Source: an optimization exercise on an open RTL-to-GDS flow (aim: small area). Production flows keep margins and buffers that such runs may drop.
The RTL was checked by simulation tests, not by an equivalence proof against the original design.
Power is estimated from default activity; no workload was simulated.

--- flow/run.sh ---
#!/bin/bash
# synth_recipe.tcl (not shown) runs the flow's synth.tcl, then flattens the netlist and writes it again
# the make line also repeats each setting of config.mk as NAME=value (left out here)
make -C /OpenROAD-flow-scripts/flow DESIGN_CONFIG=/design/flow/config.mk WORK_HOME=/design/flow/orfs CLKGATE_MAP_FILE= SYNTH_SCRIPT=/design/flow/synth_recipe.tcl finish
--- flow/config.mk ---
export PLATFORM = sky130hd
export DESIGN_NAME = crossbar
export DESIGN_NICKNAME = crossbar
export VERILOG_FILES = /design/flow/design.v
export SDC_FILE = /design/flow/constraint.sdc
export NUM_CORES = 4
export LEC_CHECK = 0
export CAP_MARGIN = 20
export CORE_MARGIN = 2
export CORE_UTILIZATION = 40
export SLEW_MARGIN = 20
--- flow/constraint.sdc ---
create_clock -name core_clock -period 4.0 [get_ports {clk}]
set_input_delay 0.8000 -clock core_clock [delete_from_list [all_inputs] [get_ports {clk}]]
set_output_delay 0.8000 -clock core_clock [all_outputs]
set_load 0.01 [all_outputs]
--- flow/design.v ---
module toMaster(
	input clk, slave_0_resp, slave_1_resp,
	input [31:0] slave_0_rdata, slave_1_rdata,
	input req, addr, granted,
	output reg [31:0] rdata,
	output reg resp
);
reg req0, req1;	
reg req0_r, req0_rr, req1_r, req1_rr;
reg gr_r, gr_rr;
always@(posedge clk) begin
	req0_r<=req0;
	req0_rr<=req0_r;
	req1_r<=req1;
	req1_rr<=req1_r;
	gr_r<=granted;
	gr_rr<=gr_r;
end
always@(posedge clk) begin
	case({req, addr})
	2'b10:	begin
					req0<=1;
					req1<=0;
				end
	2'b11:	begin
					req0<=0;
					req1<=1;
				end
	default:	begin
					req0<=0;
					req1<=0;
				end
	endcase
end
always@(posedge clk) begin
	if (gr_r) begin
		case({req1_r,req0_r})
		2'b01:	begin
						rdata<=slave_0_rdata;
						resp<=slave_0_resp;
					end
		2'b10:	begin
						rdata<=slave_1_rdata;
						resp<=slave_1_resp;
					end
		default: begin
						rdata<=32'bx;
						resp<=0;
					end
		endcase	
		end
	else begin
		rdata<=32'bx;
		resp<=0;
	end
end
endmodule
module arbiter #(parameter num=0)(
	input clk, rst, req0, req1,
	input cmd0, cmd1, ack_i,
	input [31:0] wdata0, wdata1, addr0, addr1,
	output reg ack_o_0, ack_o_1,
	output reg grant0, grant1, cmd, req,
	output reg [31:0] wdata, addr
);
reg [1:0] mask;
generate
	if (num==0)
		always@(posedge clk) begin
			case({(req1 & (~addr1[31])),(req0 & (~addr0[31]))})
				2'b00:	begin 
								grant0<=0;
								grant1<=0;
								req<=0;
								cmd<=0;
								wdata<=0;
								addr<=0;
								ack_o_0<=0;
								ack_o_1<=0;
							end
				2'b01:	begin
								grant0<=1;
								grant1<=0;
								req<=req0;
								cmd<=cmd0;
								addr<=addr0;
								wdata<=wdata0;
								ack_o_0<=1;
								ack_o_1<=0;
							end
				2'b10:	begin
								grant0<=0;
								grant1<=1;
								req<=req1;
								cmd<=cmd1;
								addr<=addr1;
								wdata<=wdata1;
								ack_o_0<=0;
								ack_o_1<=1;
							end
				2'b11:	begin
								if (mask[0]==1) begin
									grant0<=1;
									grant1<=0;
									req<=req0;
									cmd<=cmd0;
									addr<=addr0;
									wdata<=wdata0;
									ack_o_0<=1;
									ack_o_1<=0;
								end
								if (mask[1]==1) begin
										grant0<=0;
										grant1<=1;
										req<=req1;
										cmd<=cmd1;
										addr<=addr1;
										wdata<=wdata1;
										ack_o_0<=0;
										ack_o_1<=1;
								end
								mask<=~mask;
							end
			endcase
			if (rst)
				mask<=2'b01;
		end
	else
		always@(posedge clk) begin
			case({(req1 & (addr1[31])),(req0 & (addr0[31]))})
				2'b00:	begin 
								grant0<=0;
								grant1<=0;
								req<=0;
								cmd<=0;
								wdata<=0;
								addr<=0;
								ack_o_0<=0;
								ack_o_1<=0;
							end
				2'b01:	begin
								grant0<=1;
								grant1<=0;
								req<=req0;
								cmd<=cmd0;
								addr<=addr0;
								wdata<=wdata0;
								ack_o_0<=1;
								ack_o_1<=0;
							end
				2'b10:	begin
								grant0<=0;
								grant1<=1;
								req<=req1;
								cmd<=cmd1;
								addr<=addr1;
								wdata<=wdata1;
								ack_o_0<=0;
								ack_o_1<=1;
							end
				2'b11:	begin
								if (mask[0]==1) begin
										grant0<=1;
										grant1<=0;
										req<=req0;
										cmd<=cmd0;
										addr<=addr0;
										wdata<=wdata0;
										ack_o_0<=1;
										ack_o_1<=0;
								end
								if (mask[1]==1) begin
										grant0<=0;
										grant1<=1;
										req<=req1;
										cmd<=cmd1;
										addr<=addr1;
										wdata<=wdata1;
										ack_o_0<=0;
										ack_o_1<=1;
								end
								mask<=~mask;
							end
			endcase
			if (rst)
				mask<=2'b01;
		end
endgenerate
endmodule
module crossbar(
	input  clk, rst, master_0_req, master_1_req, master_0_cmd, master_1_cmd, slave_0_ack, slave_1_ack,
	input  slave_0_resp, slave_1_resp,
	input  [31:0] master_0_wdata, master_1_wdata, master_0_addr, master_1_addr, slave_0_rdata, slave_1_rdata,
	output master_0_ack, master_1_ack, master_0_resp, master_1_resp,
	output slave_0_cmd, slave_0_req, slave_1_cmd, slave_1_req,
	output [31:0] master_0_rdata, master_1_rdata, 
	output [31:0] slave_0_wdata, slave_1_wdata,
	output [30:0] slave_0_addr, slave_1_addr
);
wire slave_0_ack0_w, slave_1_ack0_w; 
wire slave_0_ack1_w, slave_1_ack1_w; 
wire [31:0] slave_0_rdata_w, slave_1_rdata_w;
wire master_0_req0, master_0_req0_w, master_0_req1, master_0_req1_w;
wire master_1_req0, master_1_req0_w, master_1_req1, master_1_req1_w;
wire master_0_granted=master_0_req0_w | master_0_req1_w;
wire master_1_granted=master_1_req0_w | master_1_req1_w;
assign master_0_ack=slave_0_ack0_w | slave_1_ack0_w;
assign master_1_ack=slave_0_ack1_w | slave_1_ack1_w;
toMaster master_0(.clk(clk), .slave_0_resp(slave_0_resp), .slave_1_resp(slave_1_resp),
	.slave_0_rdata(slave_0_rdata), .slave_1_rdata(slave_1_rdata), .granted(master_0_granted),
	.req(master_0_req), .addr(master_0_addr[31]),
	.resp(master_0_resp), 
	.rdata(master_0_rdata));
toMaster master_1(.clk(clk), .slave_0_resp(slave_0_resp), .slave_1_resp(slave_1_resp),
	.slave_0_rdata(slave_0_rdata), .slave_1_rdata(slave_1_rdata), .granted(master_1_granted),
	.req(master_1_req), .addr(master_1_addr[31]),
	.resp(master_1_resp), 
	.rdata(master_1_rdata));
arbiter #(.num(0)) a0(.clk(clk), .rst(rst), 
	.req0(master_0_req), .addr0(master_0_addr), 
	.cmd0(master_0_cmd), .wdata0(master_0_wdata),
	.req1(master_1_req), .addr1(master_1_addr), 
	.cmd1(master_1_cmd), .wdata1(master_1_wdata),
	.grant0(master_0_req0_w), .grant1(master_1_req0_w),
	.req(slave_0_req), .addr(slave_0_addr),
	.cmd(slave_0_cmd), .wdata(slave_0_wdata),
	.ack_i(slave_0_ack),	.ack_o_0(slave_0_ack0_w),
	.ack_o_1(slave_0_ack1_w));
arbiter #(.num(1)) a1(.clk(clk), .rst(rst), 
	.req0(master_0_req), .addr0(master_0_addr), 
	.cmd0(master_0_cmd), .wdata0(master_0_wdata),
	.req1(master_1_req), .addr1(master_1_addr), 
	.cmd1(master_1_cmd), .wdata1(master_1_wdata),
	.grant0(master_0_req1_w), .grant1(master_1_req1_w),
	.req(slave_1_req), .addr(slave_1_addr),
	.cmd(slave_1_cmd), .wdata(slave_1_wdata),
	.ack_i(slave_1_ack),	.ack_o_0(slave_1_ack0_w),
	.ack_o_1(slave_1_ack1_w));
endmodule
==> flow_metrics.env <==
export IMPL_status="timing/DRC/antenna clean"
export IMPL_leakagePower_uw=0.00528
export IMPL_hpwl_um=21400
export IMPL_viasPerCell=5.41
export IMPL_fillers=1947
export IMPL_whs_ns=0.325
export IMPL_powerDensity_nw_per_um2=401
export IMPL_grt_pass1_wl_um=48000
export IMPL_synthDistinctLibCells=26
export IMPL_area_growth_pct=51.1
export IMPL_synth_async_reset_ratio=0
export IMPL_setup_violations=0
export IMPL_top_layer="met4"
export IMPL_r2r_slack_ns=2.09
export IMPL_ir_drop_uv=241
export IMPL_m1WireLength_um=11700
export IMPL_clk_pin_slew_ns=0.06
export IMPL_drtIter0Drc=736
export IMPL_cp_cell_sequence="or2_2 > clkdlybuf4s50_1"
export IMPL_clock_buffer_count=31
export IMPL_worstMarginPinSlew_ns=1.06
export IMPL_yosys_warnings=5
export IMPL_gp_congestion=0.810
export IMPL_syn_num_nets=1016
export IMPL_reg2reg_depth=4
export IMPL_tap_cells=319
export IMPL_r2r_end="master_1.rdata[6]"
export IMPL_yosys_area_top_type_share=0.420
export IMPL_rsz0062_at_grt="false"
export IMPL_place_area_um2=13600
export IMPL_ys_ff_latch=214
export IMPL_yosys_area_share_simple=0.187
export IMPL_crit_slowest_cell="clkdlybuf4s50_1"
export IMPL_dp_slack_ns=1.42
export IMPL_met3_length_um=3130
export IMPL_clkPwrFrac=0.392
export IMPL_port_buffers=397
export IMPL_cts_num_sinks=214
export IMPL_fmaxAchievable_ghz=0.393
export IMPL_dr_pass1_iters=5
export IMPL_synth_edf_count=134
export IMPL_clockRootBuffer="clkbuf_16"
export IMPL_n_antenna_cell=1
export IMPL_muxShareOfSynthArea=0.0797
export IMPL_reg2reg_from="master_1.req0_r"
export IMPL_use_met2=0.430
export IMPL_h_tree_depth=1
export IMPL_grt_use_met1=0.276
export IMPL_multiInputCombCellCount=493
export IMPL_seq_power_share=0.440
export IMPL_synth_top_family_by_area="simple AND/OR/NAND/NOR gates"
export IMPL_grt_antenna_before_repair=1
export IMPL_timing_final_ws_setup_ns=1.46
export IMPL_hp_start="master_0.req1"
export IMPL_p_seq_uw=2550
export IMPL_slew_limit_headroom=0.291
export IMPL_clk_share=0.0567
export IMPL_multi_input_area_um2=3450
export IMPL_hold_class="register to register"
export IMPL_dp_cells=1448
export IMPL_syn_cell_area_um2=9580
export IMPL_grt_overflow_total=0
export IMPL_ys_seq_area_frac=0.587
export IMPL_final_layout_size_suffix_gt1_frac=0.114
export IMPL_busiest_layer="met2"
export IMPL_cts_hold_buf=0
export IMPL_synth_area_leaders="edfxtp_1 (42%), dfxtp_1 (17%), nand3b_1 (10%)"
export IMPL_post_synth_top_count_cell="edfxtp_1"
export IMPL_drc=0
export IMPL_grt_max_degree=113
export IMPL_cts_tree="yes"
export IMPL_wl_met2_um=16400
export IMPL_p_comb_uw=977
export IMPL_synth_fa_ha_area_frac=0.00523
export IMPL_ctsResizeCount=0
export IMPL_p_int_uw=4440
export IMPL_first_global_vias=7698
export IMPL_crit_fanout=2
export IMPL_endpoint="master_0_ack"
export IMPL_startpoint="a1.ack_o_0"
export IMPL_post_cts_buffers=0
export IMPL_buffer_area_frac=0.286
export IMPL_worstPathBufferInverterCount=1
export IMPL_synthXorXnorAreaFrac=0
export IMPL_inv_count=8
export IMPL_seq_area_um2=5630
export IMPL_total_power_uw=5800
export IMPL_tns_ns=0
export IMPL_synth_compound_area_share=0.0852
export IMPL_clock_path_buffers=3
export IMPL_post_route_min_period_ns=2.54
export IMPL_multi_input_area_share=0.238
export IMPL_final_hold_viol_count=0
export IMPL_yosysTopAreaCell="edfxtp_1"
export IMPL_synth_top_cells_by_count="edfxtp_1 (134), nand3_1 (128), nand3b_1 (128), o22ai_1 (128), dfxtp_1 (80)"
export IMPL_p_sw_uw=1360
export IMPL_combPwrFrac=0.169
export IMPL_crit_cells=2
export IMPL_gr_usage_met3=0.0891
export IMPL_clkLatencyLatePin_ns=0.52
Metal layers overlaid:
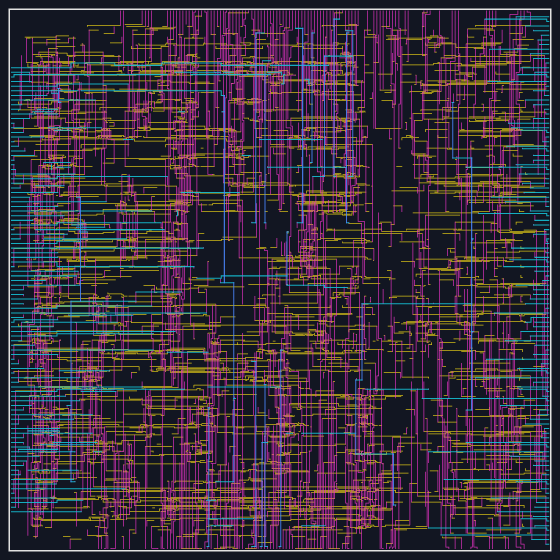
| layer | colour | wire length |
|---|---|---|
| met3 | cyan | 3130 um |
| met1 | yellow | 11700 um |
| met2 | magenta | 16400 um |
| met4 | blue | 975 um |
Post-Route WL: 32200 um
via count: 8084
detail-routed net length per standard cell: 21.6 um
Total GRT Usage: 0.244

Placement by cell class:
Bar = 50 um.
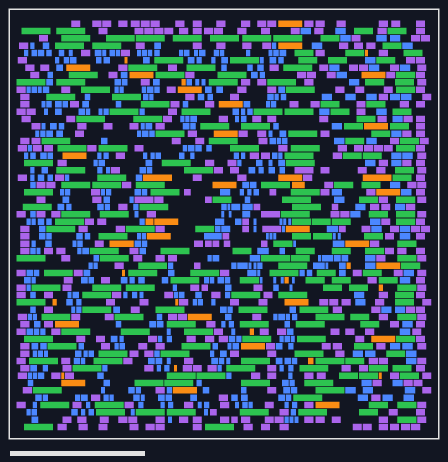
| class | colour | cells |
|---|---|---|
| clock drivers and dummy loads | orange | 45 |
| all other logic | blue | 501 |
| other buffers and delay cells | purple | 414 |
| flip-flops | green | 214 |
row cnt: 56
Core Region: 23500 um^2

The whole layout, all layers:
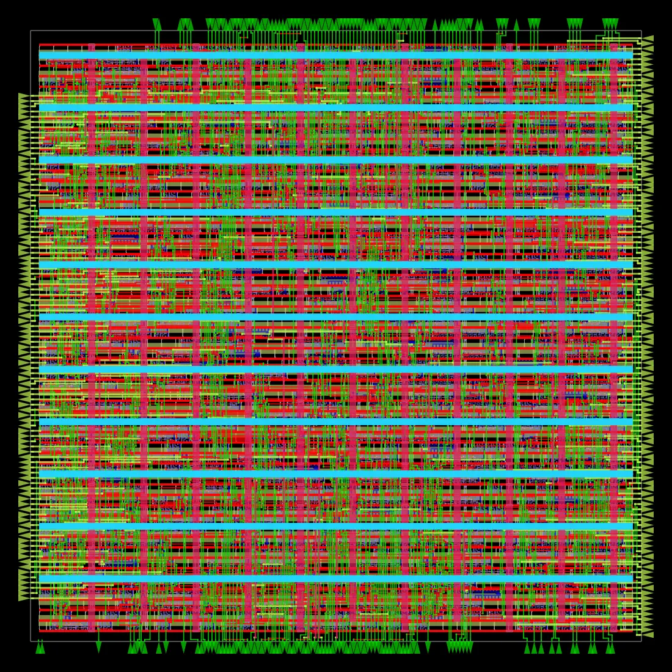
non-filler cells, final: 1494
die width: 159 um
Util after Layout: 0.616
Die H: 159 um
final instance area: 14500 um^2

Clock distribution:
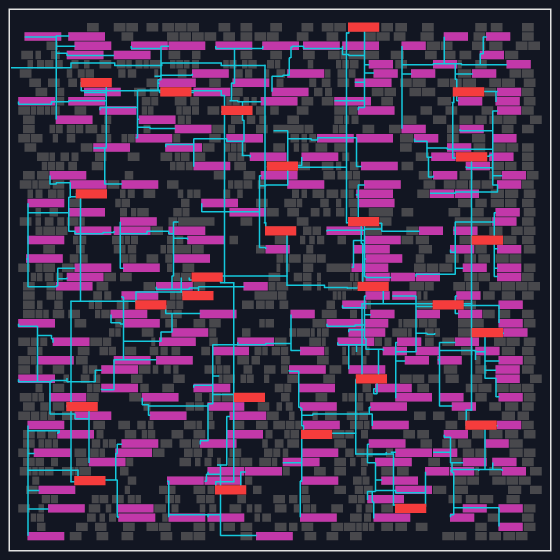
[flip-flops] magenta | count: 214
[cells driving clock nets] red | count: 25
[clock wires] cyan | length: 2900 um
flops lie: all over the die
Clk. pwr: 2270 uW
Final Skew: 0.0126 ns

[re-timing with driven ports]
The results above use ideal ports. As a check the final layout listed here was re-extracted and re-timed, cells and wires unchanged.
Step 1 assumes that a clkbuf_16 drives the clock port and a buf_2 every other input.
Step 2 also shifts input and output timing later by t, the mid clock arrival at the registers, as if the neighbouring blocks saw the same clock.
Slacks: ideal ports / drivers / drivers and shift; pairs: ideal ports / drivers.
shift t [ns]: 0.561
setup slack, ns: 1.457 / 1.411 / 1.336
worst register clock-pin slew, ns: 0.06 / 0.06
After both steps setup and hold are still met in this run. The setup slack of this run moves by -0.046 ns with the drivers and by -0.121 ns with both steps.
